This design comes from an exercise in tuning for small area, a short achievable clock period and few clock cycles per item on the open sky130 flow, not from production work.
The RTL was checked by simulation tests, not by an equivalence proof against the original design.

--- flow/design.v ---
module RoundAnyRawFNToRecFN_2(
  input         io_invalidExc,
                io_infiniteExc,
                io_in_isNaN,
                io_in_isInf,
                io_in_isZero,
                io_in_sign,
  input  [12:0] io_in_sExp,
  input  [55:0] io_in_sig,
  input  [2:0]  io_roundingMode,
  input         io_detectTininess,
  output [64:0] io_out,
  output [4:0]  io_exceptionFlags
);
  wire        roundingMode_near_even = io_roundingMode == 3'h0;	 
  wire        roundingMode_odd = io_roundingMode == 3'h6;	 
  wire        roundMagUp = io_roundingMode == 3'h2 & io_in_sign | io_roundingMode == 3'h3 & ~io_in_sign;	 
  wire [11:0] _roundMask_T_1 = ~(io_in_sExp[11:0]);	 
  wire [64:0] roundMask_shift = $signed(65'sh10000000000000000 >>> _roundMask_T_1[5:0]);	 
  wire [64:0] roundMask_shift_1 = $signed(65'sh10000000000000000 >>> _roundMask_T_1[5:0]);	 
  wire [53:0] _roundMask_T_129 = (_roundMask_T_1[11] ? (_roundMask_T_1[10] ? {~(_roundMask_T_1[9] | _roundMask_T_1[8] | _roundMask_T_1[7] | _roundMask_T_1[6] ? 51'h0 : ~{roundMask_shift[13], roundMask_shift[14], roundMask_shift[15], roundMask_shift[16], roundMask_shift[17], roundMask_shift[18], roundMask_shift[19], roundMask_shift[20], roundMask_shift[21], roundMask_shift[22], roundMask_shift[23], roundMask_shift[24], roundMask_shift[25], roundMask_shift[26], roundMask_shift[27], roundMask_shift[28], roundMask_shift[29], roundMask_shift[30], roundMask_shift[31], roundMask_shift[32], roundMask_shift[33], roundMask_shift[34], roundMask_shift[35], roundMask_shift[36], roundMask_shift[37], roundMask_shift[38], roundMask_shift[39], roundMask_shift[40], roundMask_shift[41], roundMask_shift[42], roundMask_shift[43], roundMask_shift[44], roundMask_shift[45], roundMask_shift[46], roundMask_shift[47], roundMask_shift[48], roundMask_shift[49], roundMask_shift[50], roundMask_shift[51], roundMask_shift[52], roundMask_shift[53], roundMask_shift[54], roundMask_shift[55], roundMask_shift[56], roundMask_shift[57], roundMask_shift[58], roundMask_shift[59], roundMask_shift[60], roundMask_shift[61], roundMask_shift[62], roundMask_shift[63]}), 3'h7} : {51'h0, _roundMask_T_1[9] & _roundMask_T_1[8] & _roundMask_T_1[7] & _roundMask_T_1[6] ? {roundMask_shift_1[0], roundMask_shift_1[1], roundMask_shift_1[2]} : 3'h0}) : 54'h0) | {53'h0, io_in_sig[55]};	 
  wire [54:0] _GEN = {_roundMask_T_129, 1'h1};	 
  wire [54:0] _roundedSig_T_14 = {1'h1, ~_roundMask_T_129} & _GEN;	 
  wire [54:0] _GEN_0 = io_in_sig[55:1] & _roundedSig_T_14;	 
  wire [54:0] _GEN_1 = io_in_sig[54:0] & _GEN;	 
  wire        anyRound = (|_GEN_0) | (|_GEN_1);	 
  wire        _overflow_roundMagUp_T = roundingMode_near_even | io_roundingMode == 3'h4;	 
  wire [54:0] roundedSig = _overflow_roundMagUp_T & (|_GEN_0) | roundMagUp & anyRound ? {1'h0, io_in_sig[55:2] | _roundMask_T_129} + 55'h1 & ~(roundingMode_near_even & (|_GEN_0) & ~(|_GEN_1) ? {_roundMask_T_129, 1'h1} : 55'h0) : {1'h0, io_in_sig[55:2] & ~_roundMask_T_129} | (roundingMode_odd & anyRound ? _roundedSig_T_14 : 55'h0);	 
  wire [13:0] sRoundedExp = {io_in_sExp[12], io_in_sExp} + {12'h0, roundedSig[54:53]};	 
  wire        common_totalUnderflow = $signed(sRoundedExp) < 14'sh3CE;	 
  wire        isNaNOut = io_invalidExc | io_in_isNaN;	 
  wire        notNaN_isSpecialInfOut = io_infiniteExc | io_in_isInf;	 
  wire        commonCase = ~isNaNOut & ~notNaN_isSpecialInfOut & ~io_in_isZero;	 
  wire        overflow = commonCase & $signed(sRoundedExp[13:10]) > 4'sh2;	 
  wire        overflow_roundMagUp = _overflow_roundMagUp_T | roundMagUp;	 
  wire        pegMinNonzeroMagOut = commonCase & common_totalUnderflow & (roundMagUp | roundingMode_odd);	 
  wire        pegMaxFiniteMagOut = overflow & ~overflow_roundMagUp;	 
  wire        notNaN_isInfOut = notNaN_isSpecialInfOut | overflow & overflow_roundMagUp;	 
  assign io_out = {~isNaNOut & io_in_sign, sRoundedExp[11:0] & ~(io_in_isZero | common_totalUnderflow ? 12'hE00 : 12'h0) & ~(pegMinNonzeroMagOut ? 12'hC31 : 12'h0) & {1'h1, ~pegMaxFiniteMagOut, 10'h3FF} & {2'h3, ~notNaN_isInfOut, 9'h1FF} | (pegMinNonzeroMagOut ? 12'h3CE : 12'h0) | (pegMaxFiniteMagOut ? 12'hBFF : 12'h0) | (notNaN_isInfOut ? 12'hC00 : 12'h0) | (isNaNOut ? 12'hE00 : 12'h0), (isNaNOut | io_in_isZero | common_totalUnderflow ? {isNaNOut, 51'h0} : io_in_sig[55] ? roundedSig[52:1] : roundedSig[51:0]) | {52{pegMaxFiniteMagOut}}};	 
  assign io_exceptionFlags = {io_invalidExc, io_infiniteExc, overflow, commonCase & (common_totalUnderflow | anyRound & io_in_sExp[12:11] != 2'h1 & (io_in_sig[55] ? _roundMask_T_129[1] : _roundMask_T_129[0]) & ~(io_detectTininess & ~(io_in_sig[55] ? _roundMask_T_129[2] : _roundMask_T_129[1]) & (io_in_sig[55] ? roundedSig[54] : roundedSig[53]) & (|_GEN_0) & (_overflow_roundMagUp_T & (io_in_sig[55] ? io_in_sig[2] : io_in_sig[1]) | roundMagUp & (io_in_sig[55] & io_in_sig[2] | (|(io_in_sig[1:0])))))), overflow | commonCase & (common_totalUnderflow | anyRound)};	 
endmodule
module RoundRawFNToRecFN(
  input         io_invalidExc,
                io_infiniteExc,
                io_in_isNaN,
                io_in_isInf,
                io_in_isZero,
                io_in_sign,
  input  [12:0] io_in_sExp,
  input  [55:0] io_in_sig,
  input  [2:0]  io_roundingMode,
  input         io_detectTininess,
  output [64:0] io_out,
  output [4:0]  io_exceptionFlags
);
  RoundAnyRawFNToRecFN_2 roundAnyRawFNToRecFN (	 
    .io_invalidExc     (io_invalidExc),
    .io_infiniteExc    (io_infiniteExc),
    .io_in_isNaN       (io_in_isNaN),
    .io_in_isInf       (io_in_isInf),
    .io_in_isZero      (io_in_isZero),
    .io_in_sign        (io_in_sign),
    .io_in_sExp        (io_in_sExp),
    .io_in_sig         (io_in_sig),
    .io_roundingMode   (io_roundingMode),
    .io_detectTininess (io_detectTininess),
    .io_out            (io_out),
    .io_exceptionFlags (io_exceptionFlags)
  );
endmodule
module DivSqrtRawFN_small_1(
  input         clock,
                reset,
                io_inValid,
                io_sqrtOp,
                io_a_isNaN,
                io_a_isInf,
                io_a_isZero,
                io_a_sign,
  input  [12:0] io_a_sExp,
  input  [53:0] io_a_sig,
  input         io_b_isNaN,
                io_b_isInf,
                io_b_isZero,
                io_b_sign,
  input  [12:0] io_b_sExp,
  input  [53:0] io_b_sig,
  input  [2:0]  io_roundingMode,
  output        io_inReady,
                io_rawOutValid_div,
                io_rawOutValid_sqrt,
  output [2:0]  io_roundingModeOut,
  output        io_invalidExc,
                io_infiniteExc,
                io_rawOut_isNaN,
                io_rawOut_isInf,
                io_rawOut_isZero,
                io_rawOut_sign,
  output [12:0] io_rawOut_sExp,
  output [55:0] io_rawOut_sig
);
  reg  [5:0]  cycleNum;	 
  reg         inReady;	 
  reg         rawOutValid;	 
  reg         sqrtOp_Z;	 
  reg         majorExc_Z;	 
  reg         isNaN_Z;	 
  reg         isInf_Z;	 
  reg         isZero_Z;	 
  reg         sign_Z;	 
  reg  [12:0] sExp_Z;	 
  reg  [52:0] fractB_Z;	 
  reg  [2:0]  roundingMode_Z;	 
  reg  [54:0] rem_Z;	 
  reg         notZeroRem_Z;	 
  reg  [54:0] sigX_Z;	 
  wire        specialCaseA_S = io_a_isNaN | io_a_isInf | io_a_isZero;	 
  wire        normalCase_S = io_sqrtOp ? ~specialCaseA_S & ~io_a_sign : ~specialCaseA_S & ~(io_b_isNaN | io_b_isInf | io_b_isZero);	 
  wire        skipCycle2 = cycleNum == 6'h3 & sigX_Z[54];	 
  wire        notSigNaNIn_invalidExc_S_sqrt = ~io_a_isNaN & ~io_a_isZero & io_a_sign;	 
  wire        notSigNaNIn_invalidExc_S_div = io_a_isZero & io_b_isZero | io_a_isInf & io_b_isInf;	 
  wire [13:0] sExpQuot_S_div = {io_a_sExp[12], io_a_sExp} + {{3{io_b_sExp[11]}}, ~(io_b_sExp[10:0])};	 
  wire        _fractB_Z_T_10 = inReady & io_sqrtOp;	 
  wire [51:0] _fractB_Z_T_25 = inReady ? 52'h0 : fractB_Z[52:1];	 
  wire [63:0] _bitMask_T = 64'h1 << cycleNum;	 
  wire        oddSqrt_S = io_sqrtOp & io_a_sExp[0];	 
  wire        entering = inReady & io_inValid;	 
  wire        _sigX_Z_T_7 = inReady & oddSqrt_S;	 
  wire [55:0] rem = {1'h0, inReady & ~oddSqrt_S ? {io_a_sig, 1'h0} : 55'h0} | (_sigX_Z_T_7 ? {io_a_sig[52:51] - 2'h1, io_a_sig[50:0], 3'h0} : 56'h0) | (inReady ? 56'h0 : {rem_Z, 1'h0});	 
  wire [57:0] trialRem = {2'h0, rem} - {2'h0, {1'h0, (inReady & ~io_sqrtOp ? {io_b_sig, 1'h0} : 55'h0) | (_sigX_Z_T_7 ? 55'h50000000000000 : 55'h0) | {1'h0, inReady & io_sqrtOp & ~(io_a_sExp[0]) | ~inReady & ~sqrtOp_Z, inReady ? 53'h0 : fractB_Z}} | (~inReady & sqrtOp_Z ? {sigX_Z, 1'h0} : 56'h0)};	 
  wire        newBit = $signed(trialRem) > -58'sh1;	 
  wire        _T_6 = entering | ~inReady;	 
  always @(posedge clock) begin
    if (reset) begin
      cycleNum <= 6'h0;	 
      inReady <= 1'h1;	 
      rawOutValid <= 1'h0;	 
    end
    else if ((|cycleNum) | entering) begin	 
      cycleNum <= (entering & normalCase_S ? (io_sqrtOp ? (io_a_sExp[0] ? 6'h35 : 6'h36) : 6'h37) : 6'h0) | (entering | skipCycle2 ? 6'h0 : cycleNum - 6'h1) | {5'h0, entering & ~normalCase_S | skipCycle2};	 
      inReady <= entering & ~normalCase_S | ~entering & ~skipCycle2 & cycleNum - 6'h1 < 6'h2 | skipCycle2;	 
      rawOutValid <= entering & ~normalCase_S | ~entering & ~skipCycle2 & cycleNum - 6'h1 == 6'h1 | skipCycle2;	 
    end
    if (entering) begin	 
      sqrtOp_Z <= io_sqrtOp;	 
      if (io_sqrtOp) begin
        majorExc_Z <= io_a_isNaN & ~(io_a_sig[51]) | notSigNaNIn_invalidExc_S_sqrt;	 
        isNaN_Z <= io_a_isNaN | notSigNaNIn_invalidExc_S_sqrt;	 
        sExp_Z <= {io_a_sExp[12], io_a_sExp[12:1]} + 13'h400;	 
      end
      else begin
        majorExc_Z <= io_a_isNaN & ~(io_a_sig[51]) | io_b_isNaN & ~(io_b_sig[51]) | notSigNaNIn_invalidExc_S_div | ~io_a_isNaN & ~io_a_isInf & io_b_isZero;	 
        isNaN_Z <= io_a_isNaN | io_b_isNaN | notSigNaNIn_invalidExc_S_div;	 
        sExp_Z <= {$signed(sExpQuot_S_div) > 14'shDFF ? 4'h6 : sExpQuot_S_div[12:9], sExpQuot_S_div[8:0]};	 
      end
      isInf_Z <= ~io_sqrtOp & io_b_isZero | io_a_isInf;	 
      isZero_Z <= ~io_sqrtOp & io_b_isInf | io_a_isZero;	 
      sign_Z <= io_a_sign ^ ~io_sqrtOp & io_b_sign;	 
      roundingMode_Z <= io_roundingMode;	 
    end
    if (entering | ~inReady & sqrtOp_Z)	 
      fractB_Z <= (inReady & ~io_sqrtOp ? {io_b_sig[51:0], 1'h0} : 53'h0) | {_fractB_Z_T_10 & ~(io_a_sExp[0]), _fractB_Z_T_10 & io_a_sExp[0] | _fractB_Z_T_25[51], _fractB_Z_T_25[50:0]};	 
    if (_T_6) begin	 
      rem_Z <= newBit ? trialRem[54:0] : rem[54:0];	 
      sigX_Z <= (inReady & ~io_sqrtOp ? {newBit, 54'h0} : 55'h0) | {1'h0, inReady & io_sqrtOp, _sigX_Z_T_7 ? {newBit, 52'h0} : 53'h0} | (inReady ? 55'h0 : sigX_Z) | (~inReady & newBit ? _bitMask_T[56:2] : 55'h0);	 
    end
    if (_T_6 & (inReady | newBit))	 
      notZeroRem_Z <= |trialRem;	 
  end  
  assign io_inReady = inReady;	 
  assign io_rawOutValid_div = rawOutValid & ~sqrtOp_Z;	 
  assign io_rawOutValid_sqrt = rawOutValid & sqrtOp_Z;	 
  assign io_roundingModeOut = roundingMode_Z;	 
  assign io_invalidExc = majorExc_Z & isNaN_Z;	 
  assign io_infiniteExc = majorExc_Z & ~isNaN_Z;	 
  assign io_rawOut_isNaN = isNaN_Z;	 
  assign io_rawOut_isInf = isInf_Z;	 
  assign io_rawOut_isZero = isZero_Z;	 
  assign io_rawOut_sign = sign_Z;	 
  assign io_rawOut_sExp = sExp_Z;	 
  assign io_rawOut_sig = {sigX_Z, notZeroRem_Z};	 
endmodule
module DivSqrtRecFNToRaw_small_1(
  input         clock,
                reset,
                io_inValid,
                io_sqrtOp,
  input  [64:0] io_a,
                io_b,
  input  [2:0]  io_roundingMode,
  output        io_inReady,
                io_rawOutValid_div,
                io_rawOutValid_sqrt,
  output [2:0]  io_roundingModeOut,
  output        io_invalidExc,
                io_infiniteExc,
                io_rawOut_isNaN,
                io_rawOut_isInf,
                io_rawOut_isZero,
                io_rawOut_sign,
  output [12:0] io_rawOut_sExp,
  output [55:0] io_rawOut_sig
);
  DivSqrtRawFN_small_1 divSqrtRawFN (	 
    .clock               (clock),
    .reset               (reset),
    .io_inValid          (io_inValid),
    .io_sqrtOp           (io_sqrtOp),
    .io_a_isNaN          ((&(io_a[63:62])) & io_a[61]),	 
    .io_a_isInf          ((&(io_a[63:62])) & ~(io_a[61])),	 
    .io_a_isZero         (~(|(io_a[63:61]))),	 
    .io_a_sign           (io_a[64]),	 
    .io_a_sExp           ({1'h0, io_a[63:52]}),	 
    .io_a_sig            ({1'h0, |(io_a[63:61]), io_a[51:0]}),	 
    .io_b_isNaN          ((&(io_b[63:62])) & io_b[61]),	 
    .io_b_isInf          ((&(io_b[63:62])) & ~(io_b[61])),	 
    .io_b_isZero         (~(|(io_b[63:61]))),	 
    .io_b_sign           (io_b[64]),	 
    .io_b_sExp           ({1'h0, io_b[63:52]}),	 
    .io_b_sig            ({1'h0, |(io_b[63:61]), io_b[51:0]}),	 
    .io_roundingMode     (io_roundingMode),
    .io_inReady          (io_inReady),
    .io_rawOutValid_div  (io_rawOutValid_div),
    .io_rawOutValid_sqrt (io_rawOutValid_sqrt),
    .io_roundingModeOut  (io_roundingModeOut),
    .io_invalidExc       (io_invalidExc),
    .io_infiniteExc      (io_infiniteExc),
    .io_rawOut_isNaN     (io_rawOut_isNaN),
    .io_rawOut_isInf     (io_rawOut_isInf),
    .io_rawOut_isZero    (io_rawOut_isZero),
    .io_rawOut_sign      (io_rawOut_sign),
    .io_rawOut_sExp      (io_rawOut_sExp),
    .io_rawOut_sig       (io_rawOut_sig)
  );
endmodule
module DivSqrtRecFN_small_1(
  input         clock,
                reset,
                io_inValid,
                io_sqrtOp,
  input  [64:0] io_a,
                io_b,
  input  [2:0]  io_roundingMode,
  output        io_inReady,
                io_outValid_div,
                io_outValid_sqrt,
  output [64:0] io_out,
  output [4:0]  io_exceptionFlags
);
  wire [2:0]  _divSqrtRecFNToRaw_io_roundingModeOut;	 
  wire        _divSqrtRecFNToRaw_io_invalidExc;	 
  wire        _divSqrtRecFNToRaw_io_infiniteExc;	 
  wire        _divSqrtRecFNToRaw_io_rawOut_isNaN;	 
  wire        _divSqrtRecFNToRaw_io_rawOut_isInf;	 
  wire        _divSqrtRecFNToRaw_io_rawOut_isZero;	 
  wire        _divSqrtRecFNToRaw_io_rawOut_sign;	 
  wire [12:0] _divSqrtRecFNToRaw_io_rawOut_sExp;	 
  wire [55:0] _divSqrtRecFNToRaw_io_rawOut_sig;	 
  DivSqrtRecFNToRaw_small_1 divSqrtRecFNToRaw (	 
    .clock               (clock),
    .reset               (reset),
    .io_inValid          (io_inValid),
    .io_sqrtOp           (io_sqrtOp),
    .io_a                (io_a),
    .io_b                (io_b),
    .io_roundingMode     (io_roundingMode),
    .io_inReady          (io_inReady),
    .io_rawOutValid_div  (io_outValid_div),
    .io_rawOutValid_sqrt (io_outValid_sqrt),
    .io_roundingModeOut  (_divSqrtRecFNToRaw_io_roundingModeOut),
    .io_invalidExc       (_divSqrtRecFNToRaw_io_invalidExc),
    .io_infiniteExc      (_divSqrtRecFNToRaw_io_infiniteExc),
    .io_rawOut_isNaN     (_divSqrtRecFNToRaw_io_rawOut_isNaN),
    .io_rawOut_isInf     (_divSqrtRecFNToRaw_io_rawOut_isInf),
    .io_rawOut_isZero    (_divSqrtRecFNToRaw_io_rawOut_isZero),
    .io_rawOut_sign      (_divSqrtRecFNToRaw_io_rawOut_sign),
    .io_rawOut_sExp      (_divSqrtRecFNToRaw_io_rawOut_sExp),
    .io_rawOut_sig       (_divSqrtRecFNToRaw_io_rawOut_sig)
  );
  RoundRawFNToRecFN roundRawFNToRecFN (	 
    .io_invalidExc     (_divSqrtRecFNToRaw_io_invalidExc),	 
    .io_infiniteExc    (_divSqrtRecFNToRaw_io_infiniteExc),	 
    .io_in_isNaN       (_divSqrtRecFNToRaw_io_rawOut_isNaN),	 
    .io_in_isInf       (_divSqrtRecFNToRaw_io_rawOut_isInf),	 
    .io_in_isZero      (_divSqrtRecFNToRaw_io_rawOut_isZero),	 
    .io_in_sign        (_divSqrtRecFNToRaw_io_rawOut_sign),	 
    .io_in_sExp        (_divSqrtRecFNToRaw_io_rawOut_sExp),	 
    .io_in_sig         (_divSqrtRecFNToRaw_io_rawOut_sig),	 
    .io_roundingMode   (_divSqrtRecFNToRaw_io_roundingModeOut),	 
    .io_detectTininess (1'h1),
    .io_out            (io_out),
    .io_exceptionFlags (io_exceptionFlags)
  );
endmodule
--- flow/run.sh ---
#!/bin/bash
# synth_recipe.tcl (not shown) runs the flow's synth.tcl, then flattens the netlist and writes it again
# the make line also repeats each setting of config.mk as NAME=value (left out here)
make -C /OpenROAD-flow-scripts/flow DESIGN_CONFIG=/design/flow/config.mk WORK_HOME=/design/flow/orfs CLKGATE_MAP_FILE= SYNTH_SCRIPT=/design/flow/synth_recipe.tcl finish
--- flow/config.mk ---
export PLATFORM = sky130hd
export DESIGN_NAME = DivSqrtRecFN_small_1
export DESIGN_NICKNAME = DivSqrtRecFN_small_1
export VERILOG_FILES = /design/flow/design.v
export SDC_FILE = /design/flow/constraint.sdc
export NUM_CORES = 4
export LEC_CHECK = 0
export CAP_MARGIN = 20
export CORE_MARGIN = 2
export CORE_UTILIZATION = 40
export SLEW_MARGIN = 20
--- flow/constraint.sdc ---
create_clock -name core_clock -period 11.0 [get_ports {clock}]
set_input_delay 2.2000 -clock core_clock [delete_from_list [all_inputs] [get_ports {clock}]]
set_output_delay 2.2000 -clock core_clock [all_outputs]
set_load 0.01 [all_outputs]
Fig. 1: signal wires on met1
Supply wires on this layer in gray. Cells faint in the background.
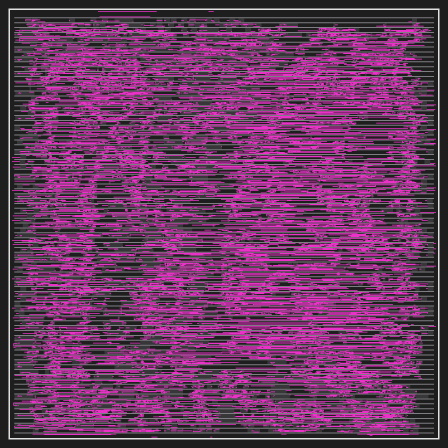
- nets with wire on the layer: 3067
- share of all routed wire: 40%
- wire length on this layer: 43.8 mm
- main direction: horizontal

Fig. 2: I/O nets highlighted
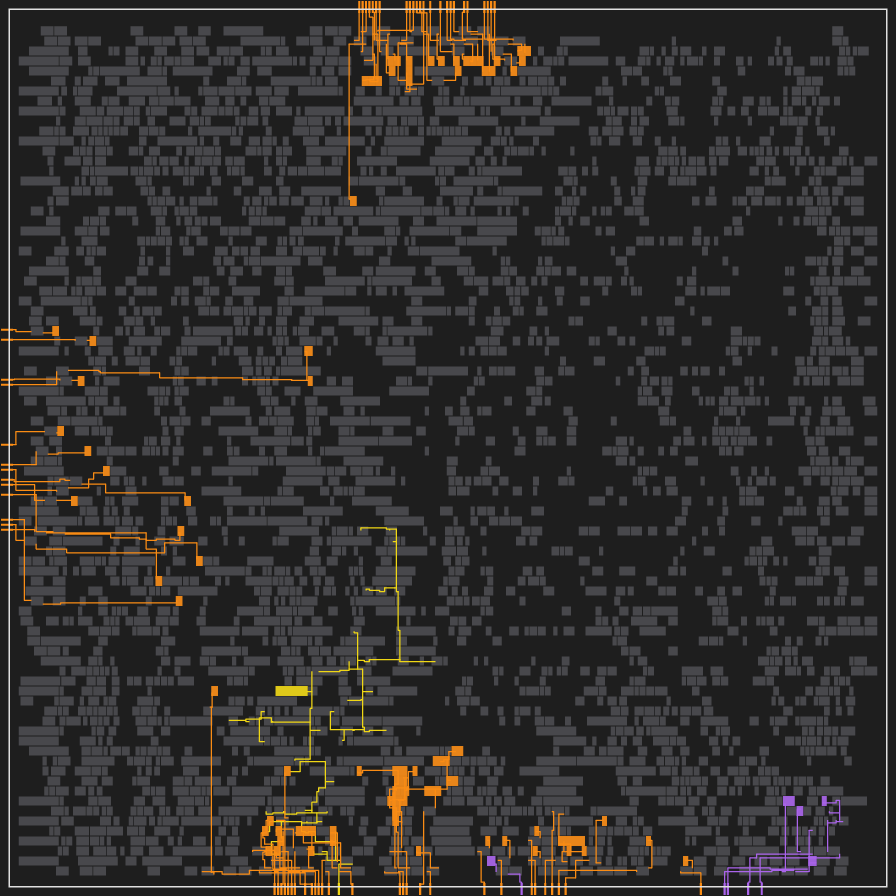
- `io_exceptionFlags`: purple (direction output; edge bottom; end cells 5; buffers 6; wire 193 um)
- `io_b`: orange (direction input; edge 28 bottom, 24 top, 13 left; end cells 78; buffers 65; wire 1760 um)
- `io_inReady`: yellow (direction output; edge bottom; end cells 1; buffers 2; wire 362 um)

Fig. 3: sequential cells colored by netlist name
Bar = 50 um. Other sequential cells in the stronger gray, the rest of the logic in the fainter gray.
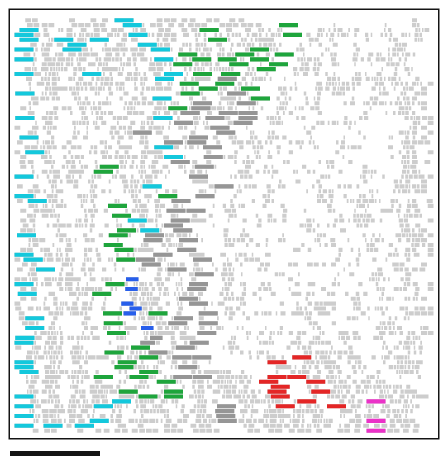
- `divSqrtRecFNToRaw.divSqrtRawFN.rem_Z`: cyan (sequential cells 55)
- `divSqrtRecFNToRaw.divSqrtRawFN.fractB_Z`: green (sequential cells 53)
- `divSqrtRecFNToRaw.divSqrtRawFN.roundingMode_Z`: magenta (sequential cells 3)
- `divSqrtRecFNToRaw.divSqrtRawFN.cycleNum`: blue (sequential cells 6)
- `divSqrtRecFNToRaw.divSqrtRawFN.sExp_Z`: red (sequential cells 13)

==> results.ini <==
[clock_network]
h-tree-depth=4

[cells_and_area]
nClkBuffers=17
fin_util=0.477
nMultiInputCombCells=2286
final_common_cell=a21oi_1
design.seq.count=194
drive_above_1_share=0.0728
n_antenna_cell=0

[drt]
wl_met2_um=50400
drc=0

[outcome]
status=no timing/DRC/antenna violations

[synth]
synth_seq_cells=194
synth_edf_count=186
synth_compound_area_frac=0.310
netlist-cell-type-count=90
yosysWarnings=1

[grt]
grt_max_degree=170
met2_usage=0.618
grt_use_met3=0.0787

[sta]
fin_crit_ns=10.61
timing.hold.ws_ns=0.552

[pwr]
switching_share=0.562
power_frac_comb=0.730

[placed_design]
place_congestion=1.09
portBuffers=209

[die]
ios=210

[worst_setup_path]
crit_start=divSqrtRecFNToRaw.divSqrtRawFN.sExp_Z[10]$_DFFE_PP_

Testbench counts, summed over its fixed seeds: cycles 69,431, items 1,280.
Fig. 4: signal routing as the flow saved it
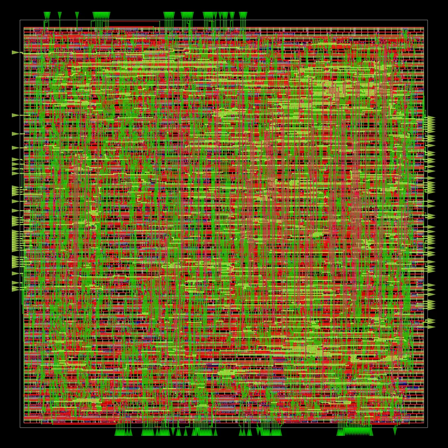
routed len/inst: 29.7 um
met1 WL: 43800 um
Vias: 25000
highest routed layer: met4
gr usage total: 0.381

Fig. 5: signal metal coverage by tile
The die is cut into 24 by 24 equal tiles; dark blue is low, red is high, scaled to the fullest tile. Values are wire area over tile area, all layers added.
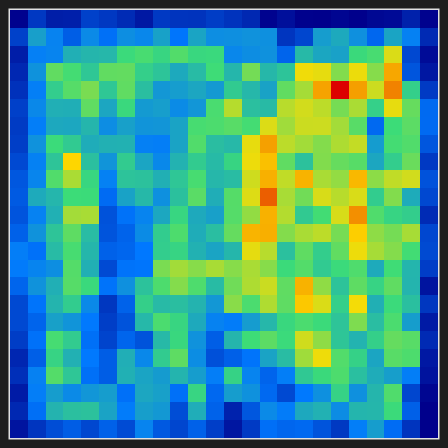
- tiles over half the peak: 30%
- fullest tile: 0.84
- nearly empty tiles: 1.9%
- emptiest ninth of the die: lower left
- mean over tiles: 0.33
Total Wirelength: 111000 um

## sequential cells by signal, summed over array words and instances (netlist names)
name and flops:
divSqrtRecFNToRaw.divSqrtRawFN.cycleNum 6, divSqrtRecFNToRaw.divSqrtRawFN.fractB_Z 53, divSqrtRecFNToRaw.divSqrtRawFN.inReady 1, divSqrtRecFNToRaw.divSqrtRawFN.isInf_Z 1, divSqrtRecFNToRaw.divSqrtRawFN.isNaN_Z 1, divSqrtRecFNToRaw.divSqrtRawFN.isZero_Z 1
divSqrtRecFNToRaw.divSqrtRawFN.majorExc_Z 1, divSqrtRecFNToRaw.divSqrtRawFN.notZeroRem_Z 1, divSqrtRecFNToRaw.divSqrtRawFN.rawOutValid 1, divSqrtRecFNToRaw.divSqrtRawFN.rem_Z 55, divSqrtRecFNToRaw.divSqrtRawFN.roundingMode_Z 3, divSqrtRecFNToRaw.divSqrtRawFN.sExp_Z 13
divSqrtRecFNToRaw.divSqrtRawFN.sigX_Z 55, divSqrtRecFNToRaw.divSqrtRawFN.sign_Z 1, divSqrtRecFNToRaw.divSqrtRawFN.sqrtOp_Z 1

[afterwards: timing with drivers on the ports]
No port has a modelled driver above. Below, the same layout with a new extraction and two added sets of constraints.
Step 1 (the two cells are an assumption about what drives the block):
set clk [get_ports {clock}]
set_driving_cell -lib_cell sky130_fd_sc_hd__clkbuf_16 $clk
set_driving_cell -lib_cell sky130_fd_sc_hd__buf_2 [delete_from_list [all_inputs] $clk]
Step 2, shift: input delay + t, output delay - t, t = (earliest + latest rising clock arrival at the registers) / 2. This alone moves slack from input paths to output paths.
Three values: ideal ports, drivers, drivers and shift; two values: the first two.
shift t [ns]: 0.551
slack for setup (ns): 0.390 / 0.331 / 0.882
hold WS [ns]: 0.552 / 0.552 / 0.552
slew at the worst register clock pin (ns): 0.08 / 0.08
pins driven straight from the clock port: 1
After both steps setup and hold are still met in this run. For this run, drivers alone change the setup slack by -0.059 ns; drivers and shift together by +0.492 ns.
